Background: an optimization exercise with open tools, aiming at small area, a short achievable clock period and few clock cycles per item. Do not read the settings as production practice.
The RTL was checked by simulation tests, not by an equivalence proof against the original design.
Power is estimated from default activity; no workload was simulated.

Fig. 1: signal wires on met4
Scale: 1 px per µm.
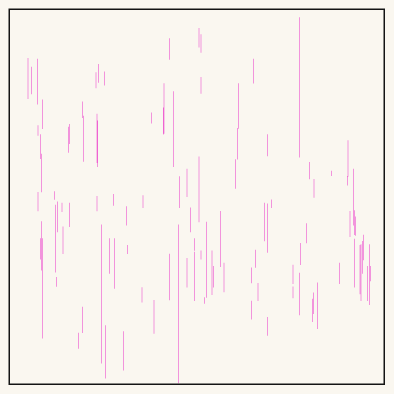
Fig. 2: wiring by layer
Scale: 1 px per µm. Two of the layers only.
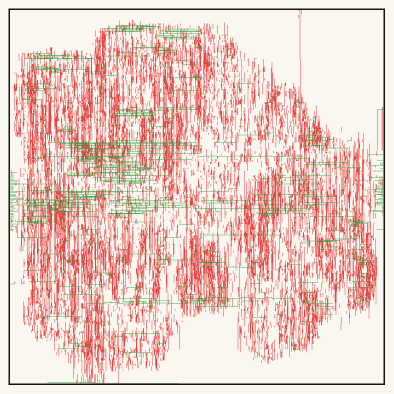
Fig. 3: floorplan with the power grid
Scale: 1 px per µm. Pins as bars on the die edge. Tap cells in grey.
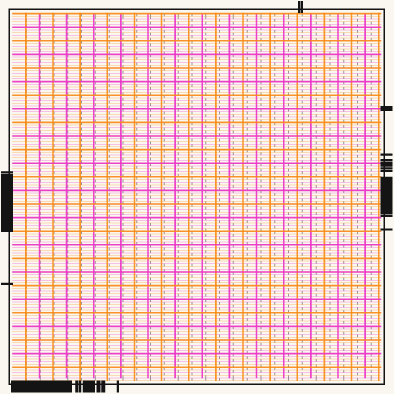
Fig. 4: clock nets
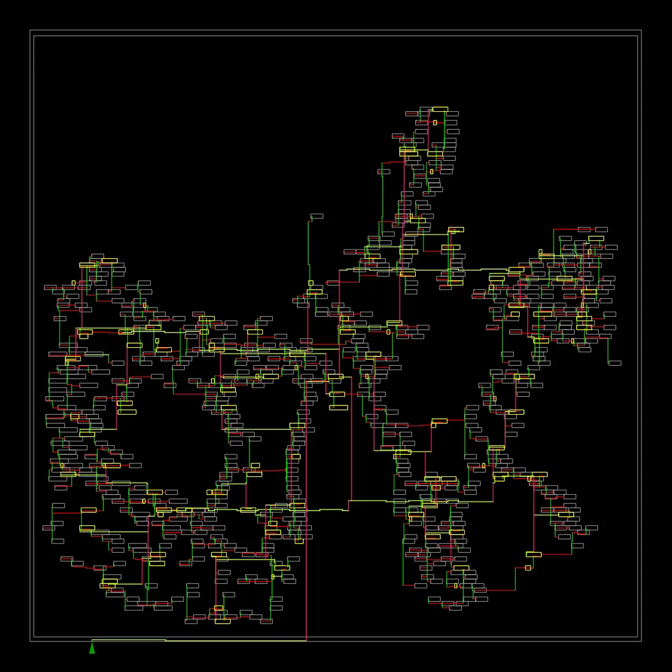
Fig. 5: cell area per tile
Scale: 1 px per µm. The die is cut into 37 by 37 equal tiles; black is low, pale yellow is high, 0 to 100% covered.
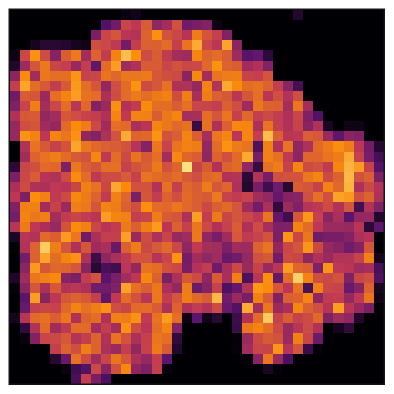
<file path="flow/run.sh">
#!/bin/bash
# synth_recipe.tcl (not shown) runs the flow's synth.tcl, then flattens the netlist and writes it again
# the make line also repeats each setting of config.mk as NAME=value (left out here)
make -C /OpenROAD-flow-scripts/flow DESIGN_CONFIG=/design/flow/config.mk WORK_HOME=/design/flow/orfs CLKGATE_MAP_FILE= SYNTH_SCRIPT=/design/flow/synth_recipe.tcl finish
</file>
<file path="flow/config.mk">
export PLATFORM = sky130hd
export DESIGN_NAME = fpu
export DESIGN_NICKNAME = fpu
export VERILOG_FILES = /design/flow/design.v
export SDC_FILE = /design/flow/constraint.sdc
export NUM_CORES = 4
export LEC_CHECK = 0
export CAP_MARGIN = 20
export CORE_MARGIN = 2
export CORE_UTILIZATION = 40
export SLEW_MARGIN = 20
</file>
<file path="flow/constraint.sdc">
create_clock -name core_clock -period 10.0 [get_ports {clk}]
set_input_delay 2.0000 -clock core_clock [delete_from_list [all_inputs] [get_ports {clk}]]
set_output_delay 2.0000 -clock core_clock [all_outputs]
set_load 0.01 [all_outputs]
</file>
<file path="flow/design.v">
`timescale 1ns / 1ps
module clz #(
             parameter DATA_W = 32 
             )
  (
   input [DATA_W-1:0]                data_in,
   output reg [$clog2(DATA_W+1)-1:0] data_out
   );
  localparam BIT_W = $clog2(DATA_W+1);
   integer                         i;
   always @* begin
      data_out = DATA_W[BIT_W-1:0];
      for (i=0; i < DATA_W; i=i+1) begin
         if (data_in[i]) begin
            data_out = (DATA_W[BIT_W-1:0] - i[BIT_W-1:0] - 1);
         end
      end
   end
endmodule
`timescale 1ns / 1ps
module fp_special #(
                    parameter DATA_W = 32,
                    parameter EXP_W = 8
                    )
   (
    input [DATA_W-1:0] data_in,
    output             nan,
    output             infinite,
    output             zero,
    output             sub_normal
    );
   localparam MAN_W = DATA_W-EXP_W;
   wire                sign = data_in[DATA_W-1];
   wire [EXP_W-1:0]    exponent = data_in[DATA_W-2 -: EXP_W];
   wire [MAN_W-2:0]    mantissa = data_in[MAN_W-2:0];
   wire                exp_all_ones = &exponent;
   wire                exp_zero = ~|exponent;
   wire                man_zero = ~|mantissa;
   assign nan        = exp_all_ones & ~man_zero;
   assign infinite   = exp_all_ones & man_zero;
   assign zero       = exp_zero & man_zero;
   assign sub_normal = exp_zero & ~man_zero;
endmodule
`timescale 1ns / 1ps
module round #(
               parameter DATA_W = 24,
               parameter EXP_W = 8
               )
  (
   input [EXP_W-1:0]    exponent,
   input [DATA_W+3-1:0] mantissa,
   output [EXP_W-1:0]   exponent_rnd,
   output [DATA_W-1:0]  mantissa_rnd
   );
   wire                 round = ~mantissa[2]? 1'b0:
                                ~|mantissa[1:0] & ~mantissa[3]? 1'b0: 1'b1;
   wire [DATA_W-1:0]    mantissa_rnd_int = round? mantissa[DATA_W+3-1:3] + 1'b1: mantissa[DATA_W+3-1:3];
   wire [$clog2(DATA_W)-1:0] lzc;
   clz #(
         .DATA_W(DATA_W)
         )
   clz0
     (
      .data_in  (mantissa_rnd_int),
      .data_out (lzc)
      );
   assign mantissa_rnd = mantissa_rnd_int << lzc;
   assign exponent_rnd = exponent - {{(EXP_W-$clog2(DATA_W)){1'b0}},lzc};
endmodule
`timescale 1ns / 1ps
module div_subshift #(
                      parameter DATA_W = 32
                      )
   (
    input               clk,
    input               rst,
    input               start,
    output reg          done,
    input [DATA_W-1:0]  dividend,
    input [DATA_W-1:0]  divisor,
    output [DATA_W-1:0] quotient,
    output [DATA_W-1:0] remainder
    );
   reg [DATA_W-1:0]             divisor_reg;
   reg [2*DATA_W-1:0]           rq;
   reg [$clog2(DATA_W+1)-1:0]   pc;
   wire [DATA_W:0]              trial = rq[2*DATA_W-1:DATA_W-1] - {1'b0, divisor_reg};
   assign quotient = rq[DATA_W-1:0];
   assign remainder = rq[2*DATA_W-1:DATA_W];
   always @(posedge clk) begin
      if (rst) begin
         pc <= {$clog2(DATA_W+1){1'b0}};
         done <= 1'b0;
      end else if (start) begin
         pc <= DATA_W[$clog2(DATA_W+1)-1:0];
         done <= 1'b0;
      end else if (pc != 0) begin
         pc <= pc - 1'b1;
         done <= (pc == 1);
      end
   end
   always @(posedge clk) begin
      if (start) begin
         rq <= {{DATA_W{1'b0}}, dividend};
         divisor_reg <= divisor;
      end else if (pc != 0) begin
         if (~trial[DATA_W])
           rq <= {trial[DATA_W-1:0], rq[DATA_W-2:0], 1'b1};
         else
           rq <= {rq[2*DATA_W-2:0], 1'b0};
      end
   end
endmodule
`timescale 1ns / 1ps
module fp_add #(
                parameter DATA_W = 32,
                parameter EXP_W = 8
                )
   (
    input                   clk,
    input                   rst,
    input                   start,
    output reg              done,
    input [DATA_W-1:0]      op_a,
    input [DATA_W-1:0]      op_b,
    output                  overflow,
    output                  underflow,
    output                  exception,
    output reg [DATA_W-1:0] res
    );
   localparam MAN_W = DATA_W-EXP_W;
   localparam BIAS = 2**(EXP_W-1)-1;
   localparam EXTRA = 3;
   localparam STICKY_BITS = 2*BIAS-1;
   wire                     op_a_nan, op_a_inf, op_a_zero, op_a_sub;
   fp_special #(
                .DATA_W(DATA_W),
                .EXP_W(EXP_W)
                )
   special_op_a
     (
      .data_in    (op_a),
      .nan        (op_a_nan),
      .infinite   (op_a_inf),
      .zero       (op_a_zero),
      .sub_normal (op_a_sub)
      );
   wire                     op_b_nan, op_b_inf, op_b_zero, op_b_sub;
   fp_special #(
                .DATA_W(DATA_W),
                .EXP_W(EXP_W)
                )
   special_op_b
     (
      .data_in    (op_b),
      .nan        (op_b_nan),
      .infinite   (op_b_inf),
      .zero       (op_b_zero),
      .sub_normal (op_b_sub)
      );
   wire                     special = op_a_nan | op_a_inf | op_b_nan | op_b_inf;
   wire [DATA_W-1:0]        res_special = (op_a_nan | op_b_nan)? {1'b0, {EXP_W{1'b1}}, 1'b1, {(DATA_W-EXP_W-2){1'b0}}}:
                                          (op_a_inf & op_b_inf)? ((op_a[DATA_W-1] ^ op_b[DATA_W-1])? {1'b0, {EXP_W{1'b1}}, 1'b1, {(DATA_W-EXP_W-2){1'b0}}}:
                                                                                                     {op_a[DATA_W-1], {EXP_W{1'b1}}, {(DATA_W-EXP_W-1){1'b0}}}):
                                                       op_b_inf? ((op_a[DATA_W-1] ^ op_b[DATA_W-1])? {~op_b[DATA_W-1], {EXP_W{1'b1}}, {(DATA_W-EXP_W-1){1'b0}}}:
                                                                                                     {op_b[DATA_W-1], {EXP_W{1'b1}}, {(DATA_W-EXP_W-1){1'b0}}}):
                                                                 {op_a[DATA_W-1], {EXP_W{1'b1}}, {(DATA_W-EXP_W-1){1'b0}}};
   reg comp;
   always @*
   begin
      comp = 1'b0;
      if(op_a[DATA_W-2 -: EXP_W] == op_b[DATA_W-2 -: EXP_W]) begin
         if(op_a[MAN_W-2:0] > op_b[MAN_W-2:0])
            comp = 1'b1;
      end
      if(op_a[DATA_W-2 -: EXP_W] > op_b[DATA_W-2 -: EXP_W])
         comp = 1'b1;      
   end
   wire [MAN_W-1:0]         A_Mantissa = comp? {1'b1, op_a[MAN_W-2:0]} : {1'b1, op_b[MAN_W-2:0]};
   wire [EXP_W-1:0]         A_Exponent = comp? op_a[DATA_W-2 -: EXP_W] : op_b[DATA_W-2 -: EXP_W];
   wire                     A_sign     = comp? op_a[DATA_W-1] : op_b[DATA_W-1];
   wire [MAN_W-1:0]         B_Mantissa = comp? {1'b1, op_b[MAN_W-2:0]} : {1'b1, op_a[MAN_W-2:0]};
   wire [EXP_W-1:0]         B_Exponent = comp? op_b[DATA_W-2 -: EXP_W] : op_a[DATA_W-2 -: EXP_W];
   wire                     B_sign     = comp? op_b[DATA_W-1] : op_a[DATA_W-1];
   reg                      A_sign_reg;
   reg [EXP_W-1:0]          A_Exponent_reg;
   reg [MAN_W-1:0]          A_Mantissa_reg;
   reg                      B_sign_reg;
   reg [EXP_W-1:0]          B_Exponent_reg;
   reg [MAN_W-1:0]          B_Mantissa_reg;
   reg                      done_int;
   always @(posedge clk) begin
      if (rst) begin
         A_sign_reg <= 1'b0;
         A_Exponent_reg <= {EXP_W{1'b0}};
         A_Mantissa_reg <= {MAN_W{1'b0}};
         B_sign_reg <= 1'b0;
         B_Exponent_reg <= {EXP_W{1'b0}};
         B_Mantissa_reg <= {MAN_W{1'b0}};
         done_int <= 1'b0;
      end else begin
         A_sign_reg <= A_sign;
         A_Exponent_reg <= A_Exponent;
         A_Mantissa_reg <= A_Mantissa;
         B_sign_reg <= B_sign;
         B_Exponent_reg <= B_Exponent;
         B_Mantissa_reg <= B_Mantissa;
         done_int <= start & ~special;
      end
   end
   wire [EXP_W-1:0]         diff_Exponent = A_Exponent_reg - B_Exponent_reg;
   wire [MAN_W+STICKY_BITS-1:0] B_Mantissa_in = {B_Mantissa_reg, {STICKY_BITS{1'b0}}} >> diff_Exponent;
   wire                     guard_bit = B_Mantissa_in[STICKY_BITS-1];
   wire                     round_bit = B_Mantissa_in[STICKY_BITS-2];
   wire                     sticky_bit = |B_Mantissa_in[STICKY_BITS-3:0];
   reg                      A_sign_reg2;
   reg [EXP_W-1:0]          A_Exponent_reg2;
   reg [MAN_W-1:0]          A_Mantissa_reg2;
   reg                      B_sign_reg2;
   reg [MAN_W-1:0]          B_Mantissa_reg2;
   reg                      guard_bit_reg;
   reg                      round_bit_reg;
   reg                      sticky_bit_reg;
   reg                      done_int2;
   always @(posedge clk) begin
      if (rst) begin
         A_sign_reg2 <= 1'b0;
         A_Exponent_reg2 <= {EXP_W{1'b0}};
         A_Mantissa_reg2 <= {MAN_W{1'b0}};
         B_sign_reg2 <= 1'b0;
         B_Mantissa_reg2 <= {MAN_W{1'b0}};
         guard_bit_reg <= 1'b0;
         round_bit_reg <= 1'b0;
         sticky_bit_reg <= 1'b0;
         done_int2 <= 1'b0;
      end else begin
         A_sign_reg2 <= A_sign_reg;
         A_Exponent_reg2 <= A_Exponent_reg;
         A_Mantissa_reg2 <= A_Mantissa_reg;
         B_sign_reg2 <= B_sign_reg;
         B_Mantissa_reg2 <= B_Mantissa_in[STICKY_BITS +: MAN_W];
         guard_bit_reg <= guard_bit;
         round_bit_reg <= round_bit;
         sticky_bit_reg <= sticky_bit;
         done_int2 <= done_int;
      end
   end
   wire [MAN_W:0]           Temp = (A_sign_reg2 ^ B_sign_reg2)? A_Mantissa_reg2 - B_Mantissa_reg2 : A_Mantissa_reg2 + B_Mantissa_reg2;
   wire                     carry = Temp[MAN_W];
   reg                      A_sign_reg3;
   reg [EXP_W-1:0]          A_Exponent_reg3;
   reg [MAN_W+EXTRA-1:0]    Temp_reg;
   reg                      carry_reg;
   reg                      done_int3;
   always @(posedge clk) begin
      if (rst) begin
         A_sign_reg3 <= 1'b0;
         A_Exponent_reg3 <= {EXP_W{1'b0}};
         Temp_reg <= {(MAN_W+EXTRA){1'b0}};
         carry_reg <= 1'b0;
         done_int3 <= 1'b0;
      end else begin
         A_sign_reg3 <= A_sign_reg2;
         A_Exponent_reg3 <= A_Exponent_reg2;
         Temp_reg <= {Temp[MAN_W-1:0], guard_bit_reg, round_bit_reg, sticky_bit_reg};
         carry_reg <= carry;
         done_int3 <= done_int2;
      end
   end
   wire [$clog2(MAN_W+EXTRA+1)-1:0] lzc;
   clz #(
         .DATA_W(MAN_W+EXTRA)
         )
   clz0
     (
      .data_in  (Temp_reg),
      .data_out (lzc)
      );
   wire [MAN_W+EXTRA-1:0]   Temp_Mantissa = carry_reg? {1'b1, Temp_reg[MAN_W+EXTRA-1:1]} : Temp_reg << lzc;
   wire [EXP_W-1:0]         exp_adjust = carry_reg? A_Exponent_reg3 + 1'b1 : A_Exponent_reg3 - {{EXTRA{1'b0}},lzc};
   reg                      A_sign_reg4;
   reg [EXP_W-1:0]          exp_adjust_reg;
   reg [MAN_W+EXTRA-1:0]    Temp_Mantissa_reg;
   reg                      done_int4;
   always @(posedge clk) begin
      if (rst) begin
         A_sign_reg4 <= 1'b0;
         exp_adjust_reg <= {EXP_W{1'b0}};
         Temp_Mantissa_reg <= {(MAN_W+EXTRA){1'b0}};
         done_int4 <= 1'b0;
      end else begin
         A_sign_reg4 <= A_sign_reg3;
         exp_adjust_reg <= exp_adjust;
         Temp_Mantissa_reg <= {Temp_Mantissa[MAN_W+EXTRA-1:1], Temp_Mantissa[0] | Temp_reg[0]};
         done_int4 <= done_int3;
      end
   end
   wire [MAN_W-1:0]         Temp_Mantissa_rnd;
   wire [EXP_W-1:0]         exp_adjust_rnd;
   round #(
           .DATA_W (MAN_W),
           .EXP_W  (EXP_W)
           )
   round0
     (
      .exponent     (exp_adjust_reg),
      .mantissa     (Temp_Mantissa_reg),
      .exponent_rnd (exp_adjust_rnd),
      .mantissa_rnd (Temp_Mantissa_rnd)
      );
   wire [MAN_W-2:0]         Mantissa = Temp_Mantissa_rnd[MAN_W-2:0];
   wire [EXP_W-1:0]         Exponent = exp_adjust_rnd;
   wire                     Sign = A_sign_reg4;
   wire [DATA_W-1:0]        res_in  = special? res_special: {Sign, Exponent, Mantissa};
   wire                     done_in = special? start: done_int4;
   always @(posedge clk) begin
      if (rst) begin
         res <= {DATA_W{1'b0}};
         done <= 1'b0;
      end else begin
         res <= res_in;
         done <= done_in;
      end
   end
   assign overflow = 1'b0;
   assign underflow = 1'b0;
   assign exception = 1'b0;
endmodule
`timescale 1ns / 1ps
module fp_mul #(
                parameter DATA_W = 32,
                parameter EXP_W = 8
                )
   (
    input                   clk,
    input                   rst,
    input                   start,
    output reg              done,
    input [DATA_W-1:0]      op_a,
    input [DATA_W-1:0]      op_b,
    output                  overflow,
    output                  underflow,
    output                  exception,
    output reg [DATA_W-1:0] res
    );
   localparam MAN_W = DATA_W-EXP_W;
   localparam BIAS = 2**(EXP_W-1)-1;
   localparam EXTRA = 3;
   wire                     op_a_nan, op_a_inf, op_a_zero, op_a_sub;
   fp_special #(
                .DATA_W(DATA_W),
                .EXP_W(EXP_W)
                )
   special_op_a
     (
      .data_in    (op_a),
      .nan        (op_a_nan),
      .infinite   (op_a_inf),
      .zero       (op_a_zero),
      .sub_normal (op_a_sub)
      );
   wire                     op_b_nan, op_b_inf, op_b_zero, op_b_sub;
   fp_special #(
                .DATA_W(DATA_W),
                .EXP_W(EXP_W)
                )
   special_op_b
     (
      .data_in    (op_b),
      .nan        (op_b_nan),
      .infinite   (op_b_inf),
      .zero       (op_b_zero),
      .sub_normal (op_b_sub)
      );
   wire                     special = op_a_nan | op_a_inf | op_b_nan | op_b_inf;
   wire [DATA_W-1:0]        res_special = (op_a_nan | op_b_nan)? {1'b0, {EXP_W{1'b1}}, 1'b1, {(DATA_W-EXP_W-2){1'b0}}}:
                                          (op_a_inf & op_b_inf)? {1'b0, {EXP_W{1'b1}}, 1'b1, {(DATA_W-EXP_W-2){1'b0}}}:
                                        (op_a_zero | op_b_zero)? {1'b0, {EXP_W{1'b1}}, 1'b1, {(DATA_W-EXP_W-2){1'b0}}}:
                                                                 {op_b[DATA_W-1] ^ op_b[DATA_W-1], {EXP_W{1'b1}}, {(DATA_W-EXP_W-1){1'b0}}};
   wire [MAN_W-1:0]         A_Mantissa = {1'b1, op_a[MAN_W-2:0]};
   wire [EXP_W-1:0]         A_Exponent = op_a[DATA_W-2 -: EXP_W];
   wire                     A_sign     = op_a[DATA_W-1];
   wire [MAN_W-1:0]         B_Mantissa = {1'b1, op_b[MAN_W-2:0]};
   wire [EXP_W-1:0]         B_Exponent = op_b[DATA_W-2 -: EXP_W];
   wire                     B_sign     = op_b[DATA_W-1];
   reg                      A_sign_reg;
   reg [EXP_W-1:0]          A_Exponent_reg;
   reg [MAN_W-1:0]          A_Mantissa_reg;
   reg                      B_sign_reg;
   reg [EXP_W-1:0]          B_Exponent_reg;
   reg [MAN_W-1:0]          B_Mantissa_reg;
   reg                      done_int;
   always @(posedge clk) begin
      if (rst) begin
         A_sign_reg <= 1'b0;
         A_Exponent_reg <= {EXP_W{1'b0}};
         A_Mantissa_reg <= {MAN_W{1'b0}};
         B_sign_reg <= 1'b0;
         B_Exponent_reg <= {EXP_W{1'b0}};
         B_Mantissa_reg <= {MAN_W{1'b0}};
         done_int <= 1'b0;
      end else begin
         A_sign_reg <= A_sign;
         A_Exponent_reg <= A_Exponent;
         A_Mantissa_reg <= A_Mantissa;
         B_sign_reg <= B_sign;
         B_Exponent_reg <= B_Exponent;
         B_Mantissa_reg <= B_Mantissa;
         done_int <= start & ~special;
      end
   end
   wire                     Temp_sign = A_sign_reg ^ B_sign_reg;
   wire [EXP_W-1:0]         Temp_Exponent = A_Exponent_reg + B_Exponent_reg - BIAS;
   wire [2*MAN_W-1:0]       Temp_Mantissa = A_Mantissa_reg * B_Mantissa_reg;
   reg                      Temp_sign_reg;
   reg [EXP_W-1:0]          Temp_Exponent_reg;
   reg [MAN_W+EXTRA:0]      Temp_Mantissa_reg;
   reg                      done_int2;
   always @(posedge clk) begin
      if (rst) begin
         Temp_sign_reg <= 1'b0;
         Temp_Exponent_reg <= {EXP_W{1'b0}};
         Temp_Mantissa_reg <= {(MAN_W+EXTRA+1){1'b0}};
         done_int2 <= 1'b0;
      end else begin
         Temp_sign_reg <= Temp_sign;
         Temp_Exponent_reg <= Temp_Exponent;
         Temp_Mantissa_reg <= Temp_Mantissa[2*MAN_W-1 -: MAN_W+EXTRA+1];
         done_int2 <= done_int;
      end
   end
   wire [MAN_W+EXTRA-1:0]   Mantissa_int = Temp_Mantissa_reg[MAN_W+EXTRA]? Temp_Mantissa_reg[MAN_W+EXTRA:1] : Temp_Mantissa_reg[MAN_W+EXTRA-1:0];
   wire [EXP_W-1:0]         Exponent_int = Temp_Mantissa_reg[MAN_W+EXTRA]? Temp_Exponent_reg + 1'b1 : Temp_Exponent_reg;
   reg                      Temp_sign_reg2;
   reg [EXP_W-1:0]          Exponent_reg;
   reg [MAN_W+EXTRA-1:0]    Mantissa_reg;
   reg                      done_int3;
   always @(posedge clk) begin
      if (rst) begin
         Temp_sign_reg2 <= 1'b0;
         Exponent_reg <= {EXP_W{1'b0}};
         Mantissa_reg <= {(MAN_W+EXTRA){1'b0}};
         done_int3 <= 1'b0;
      end else begin
         Temp_sign_reg2 <= Temp_sign_reg;
         Exponent_reg <= Exponent_int;
         Mantissa_reg <= {Mantissa_int[MAN_W+EXTRA-1:1], Mantissa_int[0] | Temp_Mantissa_reg[0]};
         done_int3 <= done_int2;
      end
   end
   wire [MAN_W-1:0]         Mantissa_rnd;
   wire [EXP_W-1:0]         Exponent_rnd;
   round #(
           .DATA_W (MAN_W),
           .EXP_W  (EXP_W)
           )
   round0
     (
      .exponent     (Exponent_reg),
      .mantissa     (Mantissa_reg),
      .exponent_rnd (Exponent_rnd),
      .mantissa_rnd (Mantissa_rnd)
      );
   wire [MAN_W-2:0]         Mantissa = Mantissa_rnd[MAN_W-2:0];
   wire [EXP_W-1:0]         Exponent = Exponent_rnd;
   wire                     Sign = Temp_sign_reg2;
   wire [DATA_W-1:0]        res_in  = special? res_special: {Sign, Exponent, Mantissa};
   wire                     done_in = special? start: done_int3;
   always @(posedge clk) begin
      if (rst) begin
         res <= {DATA_W{1'b0}};
         done <= 1'b0;
      end else begin
         res <= res_in;
         done <= done_in;
      end
   end
   assign overflow = 1'b0;
   assign underflow = 1'b0;
   assign exception = 1'b0;
endmodule
`timescale 1ns / 1ps
module fp_div #(
                parameter DATA_W = 32,
                parameter EXP_W = 8
                )
   (
    input                   clk,
    input                   rst,
    input                   start,
    output reg              done,
    input [DATA_W-1:0]      op_a,
    input [DATA_W-1:0]      op_b,
    output                  overflow,
    output                  underflow,
    output                  exception,
    output reg [DATA_W-1:0] res
    );
   localparam MAN_W = DATA_W-EXP_W;
   localparam BIAS = 2**(EXP_W-1)-1;
   localparam EXTRA = 3;
   localparam END_COUNT = 2*MAN_W+EXTRA+3-1;  
   reg [$clog2(END_COUNT+1)-1:0] counter;
   wire                          cnt_done = (counter == END_COUNT)? 1'b1: 1'b0;
   always @(posedge clk) begin
      if (rst) begin
         counter <= END_COUNT;
      end else if (start) begin
         counter <= 0;
      end else if (~cnt_done) begin
         counter <= counter + 1'b1;
      end
   end
   wire [MAN_W-1:0]              A_Mantissa = {1'b1, op_a[MAN_W-2:0]};
   wire [EXP_W-1:0]              A_Exponent = op_a[DATA_W-2 -: EXP_W];
   wire                          A_sign     = op_a[DATA_W-1];
   wire [MAN_W-1:0]              B_Mantissa = {1'b1, op_b[MAN_W-2:0]};
   wire [EXP_W-1:0]              B_Exponent = op_b[DATA_W-2 -: EXP_W];
   wire                          B_sign     = op_b[DATA_W-1];
   reg                           A_sign_reg;
   reg [EXP_W-1:0]               A_Exponent_reg;
   reg [MAN_W-1:0]               A_Mantissa_reg;
   reg                           B_sign_reg;
   reg [EXP_W-1:0]               B_Exponent_reg;
   reg [MAN_W-1:0]               B_Mantissa_reg;
   reg                           done_int;
   always @(posedge clk) begin
      if (rst) begin
         A_sign_reg <= 1'b0;
         A_Exponent_reg <= {EXP_W{1'b0}};
         A_Mantissa_reg <= {MAN_W{1'b0}};
         B_sign_reg <= 1'b0;
         B_Exponent_reg <= {EXP_W{1'b0}};
         B_Mantissa_reg <= {MAN_W{1'b0}};
         done_int <= 1'b0;
      end else begin
         A_sign_reg <= A_sign;
         A_Exponent_reg <= A_Exponent;
         A_Mantissa_reg <= A_Mantissa;
         B_sign_reg <= B_sign;
         B_Exponent_reg <= B_Exponent;
         B_Mantissa_reg <= B_Mantissa;
         done_int <= start;
      end
   end
   wire [DATA_W-1:0] op_a_reg = {A_sign_reg,A_Exponent_reg,A_Mantissa_reg[MAN_W-2:0]};         
   wire op_a_nan, op_a_inf, op_a_zero, op_a_sub;
   fp_special #(
                .DATA_W(DATA_W),
                .EXP_W(EXP_W)
                )
   special_op_a
     (
      .data_in    (op_a),
      .nan        (op_a_nan),
      .infinite   (op_a_inf),
      .zero       (op_a_zero),
      .sub_normal (op_a_sub)
      );
   wire [DATA_W-1:0] op_b_reg = {B_sign_reg,B_Exponent_reg,B_Mantissa_reg[MAN_W-2:0]};         
   wire op_b_nan, op_b_inf, op_b_zero, op_b_sub;
   fp_special #(
                .DATA_W(DATA_W),
                .EXP_W(EXP_W)
                )
   special_op_b
     (
      .data_in    (op_b),
      .nan        (op_b_nan),
      .infinite   (op_b_inf),
      .zero       (op_b_zero),
      .sub_normal (op_b_sub)
      );
   wire             special = op_a_nan | op_a_zero | op_a_inf | op_b_nan | op_b_inf | op_b_zero;
   reg [DATA_W-1:0] res_special;
   always @*
   begin
      res_special = {1'b0, {EXP_W{1'b1}}, 1'b1, {(DATA_W-EXP_W-2){1'b0}}};  
      if(op_b_inf & !op_a_inf)
         res_special = 0;
      if(op_a_zero) begin
         if(op_b_zero)
            res_special = {op_a[DATA_W-1] ^ op_b[DATA_W-1], {EXP_W{1'b1}}, {(DATA_W-EXP_W-1){1'b0}}};
         else
            res_special = 0;
      end
   end
   wire                          Temp_sign = A_sign_reg ^ B_sign_reg;
   wire [EXP_W-1:0]              Temp_Exponent = A_Exponent_reg - B_Exponent_reg + BIAS;
   wire [2*MAN_W+EXTRA-1:0]      Temp_Mantissa;  
   div_subshift # (
                   .DATA_W(2*MAN_W+EXTRA)
                   )
   div_subshift (
                 .clk       (clk),
                 .rst       (rst),
                 .start     (start),
                 .done      (),
                 .dividend  ({1'b0, A_Mantissa, {(MAN_W+EXTRA-1){1'b0}}}),
                 .divisor   ({{(MAN_W+EXTRA){1'b0}}, B_Mantissa}),
                 .quotient  (Temp_Mantissa),
                 .remainder ()
                 );
   reg                           Temp_sign_reg;
   reg [EXP_W-1:0]               Temp_Exponent_reg;
   reg [MAN_W+EXTRA-1:0]         Temp_Mantissa_reg;
   reg                           done_int2;
   always @(posedge clk) begin
      if (rst) begin
         Temp_sign_reg <= 1'b0;
         Temp_Exponent_reg <= {EXP_W{1'b0}};
         Temp_Mantissa_reg <= {(MAN_W+EXTRA){1'b0}};
         done_int2 <= 1'b0;
      end else begin
         Temp_sign_reg <= Temp_sign;
         Temp_Exponent_reg <= Temp_Exponent;
         Temp_Mantissa_reg <= Temp_Mantissa[MAN_W+EXTRA-1:0];
         done_int2 <= done_int;
      end
   end
   wire [$clog2(MAN_W+EXTRA+1)-1:0] lzc;
   clz #(
         .DATA_W(MAN_W+EXTRA)
         )
   clz0
     (
      .data_in  (Temp_Mantissa_reg),
      .data_out (lzc)
      );
   wire [MAN_W+EXTRA-1:0]        Mantissa_int = Temp_Mantissa_reg << lzc;
   wire [EXP_W-1:0]              Exponent_int = Temp_Exponent_reg - {{EXTRA{1'b0}},lzc};
   reg                           Temp_sign_reg2;
   reg [EXP_W-1:0]               Exponent_reg;
   reg [MAN_W+EXTRA-1:0]         Mantissa_reg;
   reg                           done_int3;
   always @(posedge clk) begin
      if (rst) begin
         Temp_sign_reg2 <= 1'b0;
         Exponent_reg <= {EXP_W{1'b0}};
         Mantissa_reg <= {(MAN_W+EXTRA){1'b0}};
         done_int3 <= 1'b0;
      end else begin
         Temp_sign_reg2 <= Temp_sign_reg;
         Exponent_reg <= Exponent_int;
         Mantissa_reg <= {Mantissa_int[MAN_W+EXTRA-1:1], Temp_Mantissa_reg[0]};
         done_int3 <= done_int2;
      end
   end
   wire [MAN_W-1:0]              Mantissa_rnd;
   wire [EXP_W-1:0]              Exponent_rnd;
   round #(
           .DATA_W (MAN_W),
           .EXP_W  (EXP_W)
           )
   round0
     (
      .exponent     (Exponent_reg),
      .mantissa     (Mantissa_reg),
      .exponent_rnd (Exponent_rnd),
      .mantissa_rnd (Mantissa_rnd)
      );
   wire [MAN_W-2:0]              Mantissa = Mantissa_rnd[MAN_W-2:0];
   wire [EXP_W-1:0]              Exponent = Exponent_rnd;
   wire                          Sign = Temp_sign_reg2;
   wire [DATA_W-1:0]             res_in  = special? res_special: {Sign, Exponent, Mantissa};
   wire                          done_in = special? start: (~start & cnt_done);
   always @(posedge clk) begin
      if (rst) begin
         res <= {DATA_W{1'b0}};
         done <= 1'b0;
      end else begin
         res <= res_in;
         done <= done_in;
      end
   end
   assign overflow = 1'b0;
   assign underflow = 1'b0;
   assign exception = 1'b0;
endmodule
`timescale 1ns / 1ps
module fpu # (
              parameter DATA_W = 32,
              parameter EXP_W = 8
              )
   (
    input                   clk,
    input                   rst,
    input                   start,
    input [4-1:0]    funct,
    input [DATA_W-1:0]      rs1,
    input [DATA_W-1:0]      rs2,
    input [DATA_W-1:0]      rs3,
    input [DATA_W-1:0]      rs1_i,
    output reg [DATA_W-1:0] res,
    output                  done
    );
   reg                              add, sub;
   reg                              mul;
   reg                              div;
   reg                              fsqrt;
   reg                              min_max;
   reg                              cmp;
   reg                              int2float, uint2float;
   reg                              float2int, float2uint;
   reg                              madd, msub, nmadd, nmsub;
   wire                             any_add = |{add, sub};
   wire                             any_mul = mul;
   wire                             any_div = div;
   wire                             any_sqrt = fsqrt;
   wire                             any_min_max = min_max;
   wire                             any_cmp = cmp;
   wire                             any_int2float = int2float;
   wire                             any_uint2float = uint2float;
   wire                             any_float2int = float2int;
   wire                             any_float2uint = float2uint;
   wire                             any_madd = |{madd, msub, nmadd, nmsub};
   reg                              any_add_reg, any_mul_reg, any_div_reg, any_sqrt_reg, any_min_max_reg, any_cmp_reg, any_int2float_reg, any_uint2float_reg, any_float2int_reg, any_float2uint_reg;
   wire [DATA_W-1:0]                add_res;
   wire [DATA_W-1:0]                mul_res;
   wire [DATA_W-1:0]                div_res;
   wire [DATA_W-1:0]                sqrt_res;
   wire [DATA_W-1:0]                min_max_res;
   wire                             cmp_res;
   wire [DATA_W-1:0]                int2float_res;
   wire [DATA_W-1:0]                uint2float_res;
   wire [DATA_W-1:0]                float2int_res;
   wire [DATA_W-1:0]                float2uint_res;
   wire                             add_done, mul_done, div_done, sqrt_done, min_max_done, cmp_done, int2float_done, uint2float_done, float2int_done, float2uint_done;
   reg                              done_int;
   reg                              done_reg;
   reg                              ready_reg;
   wire                             add_start = any_add & ~(any_add_reg & ~ready_reg);
   wire                             mul_start = any_mul & ~(any_mul_reg & ~ready_reg);
   wire                             div_start = any_div & ~(any_div_reg & ~ready_reg);
   wire                             sqrt_start = any_sqrt & ~(any_sqrt_reg & ~ready_reg);
   wire                             min_max_start = any_min_max & ~(any_min_max_reg & ~ready_reg);
   wire                             cmp_start = any_cmp & ~(any_cmp_reg & ~ready_reg);
   wire                             int2float_start = any_int2float & ~(any_int2float_reg & ~ready_reg);
   wire                             uint2float_start = any_uint2float & ~(any_uint2float_reg & ~ready_reg);
   wire                             float2int_start = any_float2int & ~(any_float2int_reg & ~ready_reg);
   wire                             float2uint_start = any_float2uint & ~(any_float2uint_reg & ~ready_reg);
   wire                             start_int = |{add_start, mul_start, div_start, sqrt_start, min_max_start, cmp_start, int2float_start, uint2float_start, float2int_start, float2uint_start};
   wire                             fpu_wait = start_int | ~done;
   wire                             ready = done & ~done_reg;
   always @* begin
      add = 0;
      sub = 0;
      mul = 0;
      div = 0;
      madd = 0;
      msub = 0;
      nmadd = 0;
      nmsub = 0;
      fsqrt = 0;
      min_max = 0;
      int2float = 0;
      uint2float = 0;
      cmp = 0;
      float2int = 0;
      float2uint = 0;
      if (start) begin
         case (funct)
           (4'd0): add = 1;
           (4'd1): sub = 1;
           (4'd2): mul = 1;
           (4'd3): div = 1;
         endcase
      end
   end
   always @(posedge clk) begin
      if (rst) begin
         any_add_reg <= 1'b0;
         any_mul_reg <= 1'b0;
         any_div_reg <= 1'b0;
         any_sqrt_reg <= 1'b0;
         any_min_max_reg <= 1'b0;
         any_cmp_reg <= 1'b0;
         any_int2float_reg <= 1'b0;
         any_uint2float_reg <= 1'b0;
         any_float2int_reg <= 1'b0;
         any_float2uint_reg <= 1'b0;
      end else begin
         any_add_reg <= any_add;
         any_mul_reg <= any_mul;
         any_div_reg <= any_div;
         any_sqrt_reg <= any_sqrt;
         any_min_max_reg <= any_min_max;
         any_cmp_reg <= any_cmp;
         any_int2float_reg <= any_int2float;
         any_uint2float_reg <= any_uint2float;
         any_float2int_reg <= any_float2int;
         any_float2uint_reg <= any_float2uint;
      end
   end
   always @ (posedge clk) begin
      if (rst) begin
         ready_reg <= 1'b0;
      end else begin
         ready_reg <= ready;
      end
   end
   always @(posedge clk) begin
      if (rst) begin
         done_reg <= 1'b1;
      end else begin
         done_reg <= done;
      end
   end
   wire [DATA_W-1:0] op_a_add = any_madd? mul_res: rs1;
   wire [DATA_W-1:0] op_b_add_int = any_madd? rs3: rs2;
   wire [DATA_W-1:0] op_b_add = sub? {~op_b_add_int[DATA_W-1], op_b_add_int[DATA_W-2:0]}: op_b_add_int;
   fp_add #(
            .DATA_W (DATA_W),
            .EXP_W  (EXP_W)
            )
   fp_add0
     (
      .clk(clk),
      .rst(rst),
      .overflow(),
      .underflow(),
      .exception(),
      .start(add_start),
      .done(add_done),
      .op_a(op_a_add),
      .op_b(op_b_add),
      .res(add_res)
      );
   fp_mul #(
            .DATA_W (DATA_W),
            .EXP_W  (EXP_W)
            )
   fp_mul0
     (
      .clk(clk),
      .rst(rst),
      .overflow(),
      .underflow(),
      .exception(),
      .start(mul_start),
      .done(mul_done),
      .op_a(rs1),
      .op_b(rs2),
      .res(mul_res)
      );
   fp_div #(
            .DATA_W (DATA_W),
            .EXP_W  (EXP_W)
            )
   fp_div0
     (
      .clk(clk),
      .rst(rst),
      .overflow(),
      .underflow(),
      .exception(),
      .start(div_start),
      .done(div_done),
      .op_a(rs1),
      .op_b(rs2),
      .res(div_res)
      );
   assign done = start_int? 1'b0: done_int;
   always @* begin
      res = {DATA_W{1'b0}};
      done_int = 1'b1;
      if (any_add) begin
         if (nmadd | nmsub) begin
            res = {~add_res[DATA_W-1], add_res[DATA_W-2:0]};
         end else begin
            res = add_res;
         end
         done_int = add_done;
      end else if (any_mul) begin
         res = mul_res;
         done_int = mul_done;
      end else if (any_div) begin
         res = div_res;
         done_int = div_done;
      end
   end
endmodule
</file>
==> flow_metrics.env <==
export IMPL_antenna_found_initial=3
export IMPL_startpoint_type="flip-flop"
export IMPL_cts_resized=0
export IMPL_holdCritStartpoint="done_reg"
export IMPL_grt_max_degree=225
export IMPL_hold_class="flip-flop to flip-flop"
export IMPL_netlist_area_um2=54620
export IMPL_syn_num_nets=7281
export IMPL_rsz0062_at_grt="false"
export IMPL_wl_per_cell_um=18.90
export IMPL_num_rows=135
export IMPL_power_mw=15.67
export IMPL_critPathMaxFanout=16
export IMPL_hpwl_um=117400
export IMPL_root_buffer="clkbuf_16"
export IMPL_postRouteWirelength_um=153300
export IMPL_largest_register="fp_div0.div_subshift.rq"
export IMPL_max_clock_freq_ghz=0.1105
export IMPL_drc=0
export IMPL_ys_async_sr_fraction_pct=0
export IMPL_cts_tree="yes"
export IMPL_fin_crit_ns=9.047
export IMPL_io_pins=168
export IMPL_rr_startpoint="fp_mul0.A_Mantissa_reg[10]"
export IMPL_period_share_pct=90.47
export IMPL_die_area_um2=139500
export IMPL_max_cap_violations=0
export IMPL_drt_iter0_drc=3231
export IMPL_synth_area_per_cell_um2=8.620
export IMPL_seq_area_frac_synth_pct=24.81
export IMPL_powerDensity_nw_per_um2=261.9
export IMPL_wl_met1_um=71440
export IMPL_status="no timing/DRC/antenna violations"
export IMPL_port_buffers=103
export IMPL_grt_pass1_wl_um=244000
export IMPL_synth_cell_type_count=86
export IMPL_critPathSlowestCell="dfxtp_1"
export IMPL_gp_congestion=0.9258
export IMPL_max_stage_delay_ns=0.98
export IMPL_largest_reg_flops=102
export IMPL_required_ns=10.48
export IMPL_avgViaCountPerCell=5.382
export IMPL_syn2layout_area_growth_pct=9.518
export IMPL_clock_latency_ns=0.65
Testbench counts, summed over its fixed seeds: cycles 207,957, items 16,000.
## Picture notes: Fig. 1
main direction	vertical
longest straight run	158 µm
nets with wire on the layer	70

## Picture notes: Fig. 2
colour	layer	wire length
green	M3	9,300 µm
red	M2	69.0 mm

## Picture notes: Fig. 3
colour	net
magenta	VDD
orange	VSS
rows	135
signal pins	168
met4 straps	27
met5 straps	27
Die H: 373.5 µm
core area: 135,500 µm²
peak supply drop: 0.1750 mV

## Picture notes: Fig. 4
skew final: 0.02463 ns
Power Clock: 2.74 mW
Inserted Clock Buffers: 72
final sequential cell count: 654
TritonCTS sink count: 654

## Picture notes: Fig. 5
mean over tiles	41%
nearly empty tiles	22%
tiles over 75% full	4.7%
emptiest ninth of the die	upper right
fullest tile	93%
Initial Util: 40.32%
final core utilization: 44.16%

==> layout make-up <==
type / count / area, µm²
Tap cell: 1781 / 2228
Clock inverter: 23 / 302.8
Fill cell: 13470 / 75650
Timing Repair Buffer: 195 / 1745
Multi-Input combinational cell: 4664 / 37260
Inverter: 682 / 2561
Antenna cell: 1 / 2.502
Sequential cell: 654 / 13550
Clock buffer: 107 / 2161
==> synth_stat cells (16+ instances only) <==
| cell type | count | area (µm²) |
|---|---|---|
| nand4_1 | 53 | 331.6 |
| o21bai_1 | 19 | 142.6 |
| xnor2_1 | 169 | 1480 |
| o22ai_1 | 28 | 175.2 |
| nor2_1 | 493 | 1851 |
| a211oi_1 | 35 | 262.8 |
| inv_1 | 675 | 2534 |
| xor2_1 | 100 | 875.8 |
| a21oi_1 | 307 | 1536 |
| nor4_1 | 63 | 394.1 |
| mux4_2 | 17 | 382.9 |
| o21a_1 | 26 | 195.2 |
| o21ai_0 | 231 | 1156 |
| clkbuf_1 | 300 | 1126 |
| mux2i_1 | 341 | 3413 |
| ha_1 | 319 | 3991 |
| o31ai_1 | 27 | 202.7 |
| edfxtp_1 | 46 | 1381 |
| or3_1 | 31 | 193.9 |
| and2_1 | 224 | 1401 |
| buf_1 | 23 | 86.33 |
| dfxtp_1 | 608 | 12170 |
| nand3_1 | 133 | 665.6 |
| nor2b_1 | 168 | 1051 |
| a21o_1 | 76 | 570.6 |
| mux2_2 | 55 | 619.3 |
| a31oi_1 | 35 | 219.0 |
| nand2_1 | 759 | 2849 |
| and4_1 | 16 | 140.1 |
| nand2b_1 | 32 | 200.2 |
| and3_1 | 38 | 237.7 |
| o211ai_1 | 30 | 225.2 |
| fa_1 | 491 | 9829 |
| or2_2 | 19 | 118.9 |
| nor3_1 | 105 | 525.5 |
==> worst max path at each step <==
stage,from,end,slack (ns),depth (start not counted)
after detailed placement,fp_mul0.A_Mantissa_reg[10],fp_mul0.Temp_Mantissa_reg[26],1.07,26
after global placement,fp_mul0.A_Mantissa_reg[10],fp_mul0.Temp_Mantissa_reg[26],1.12,26
after floorplan,fp_mul0.B_Mantissa_reg[3],fp_mul0.Temp_Mantissa_reg[26],2.51,25
final,fp_mul0.A_Mantissa_reg[10],fp_mul0.Temp_Mantissa_reg[26],0.95,26
after global routing,fp_mul0.A_Mantissa_reg[10],fp_mul0.Temp_Mantissa_reg[26],0.58,26
after CTS,fp_mul0.A_Mantissa_reg[10],fp_mul0.Temp_Mantissa_reg[26],1.01,26
==> power breakdown <==
group / switching (mW) / total, mW / internal, mW
Sequential: 0.580 / 3.92 / 3.34
Clock: 1.09 / 2.74 / 1.66
Combinational: 5.36 / 9.00 / 3.64
Total: 7.03 / 15.7 / 8.64
==> critical path: cells and delay by family (launching register included) <==
kind / cells / cell delay [ns]
adders and majority gates: 8 / 3.85
muxes: 1 / 0.23
and+or+nand+nor: 2 / 0.20
DFF: 1 / 0.98
AOI/OAI and AO/OA: 9 / 2.99
buffers and inverters: 6 / 0.63
==> metal layers <==
metal / track usage, % / up-vias
met5: 0 / -
met4: 5.271 / 2
met3: 3.273 / 232
met2: 35.04 / 1202
met1: 30.61 / 21280
li1: - / 20920
==> logic make-up after synthesis <==
kind of cell    count (synthesis)  synth area share (%)
mux                           413                 8.084
flops                         654                 24.81
fa+ha+maj                     810                 25.30
buf+inv                      1018                 7.076
xor+xnor                      270                 4.343
simple gates                 2184                 18.99
compound gates                987                 11.39
==> stage by stage <==
stage | hold WS [ns] | instances | area, µm² | setup slack (ns) | utilization (%)
after global routing | 0.3816 | 8106 | 59810 | 0.5837 | 44.15
after global placement | 0.3735 | 7974 | 57320 | 1.124 | 42.31
after CTS | 0.3797 | 8104 | 59790 | 1.014 | 44.13
after detailed placement | 0.3797 | 7974 | 57320 | 1.065 | 42.32
after floorplan | 0.3721 | 6336 | 54620 | 2.513 | -
final | 0.3780 | 8107 | 59820 | 0.9535 | 44.16

-- static timing again, ports no longer ideal --
The flow's constraints put no driver on any port. The routed layout listed below was extracted and timed again, unchanged, in two steps. Step 1 (the two cells are an assumption about what drives the block):
set clk [get_ports {clk}]
set_driving_cell -lib_cell sky130_fd_sc_hd__clkbuf_16 $clk
set_driving_cell -lib_cell sky130_fd_sc_hd__buf_2 [delete_from_list [all_inputs] $clk]
Step 2 adds t to the input delays and takes it off the output delays; t is the mean of the earliest and latest rising clock arrival at the registers after step 1. Input paths then give back, and output paths get back, about the clock's delay inside the block. Three values: no drivers, after step 1, after step 2; two values: the first two.
t (ns): 0.694
setup slack, ns: 0.953 / 0.953 / 0.953
worst setup path after step 2: register to register
clock arrival spread, ns: 0.040 / 0.040
worst slew at a driven data input, ns: 0.06
After both steps this run still meets setup and hold. For this run, drivers alone change the setup slack by 0.000 ns; drivers and shift together by 0.000 ns.
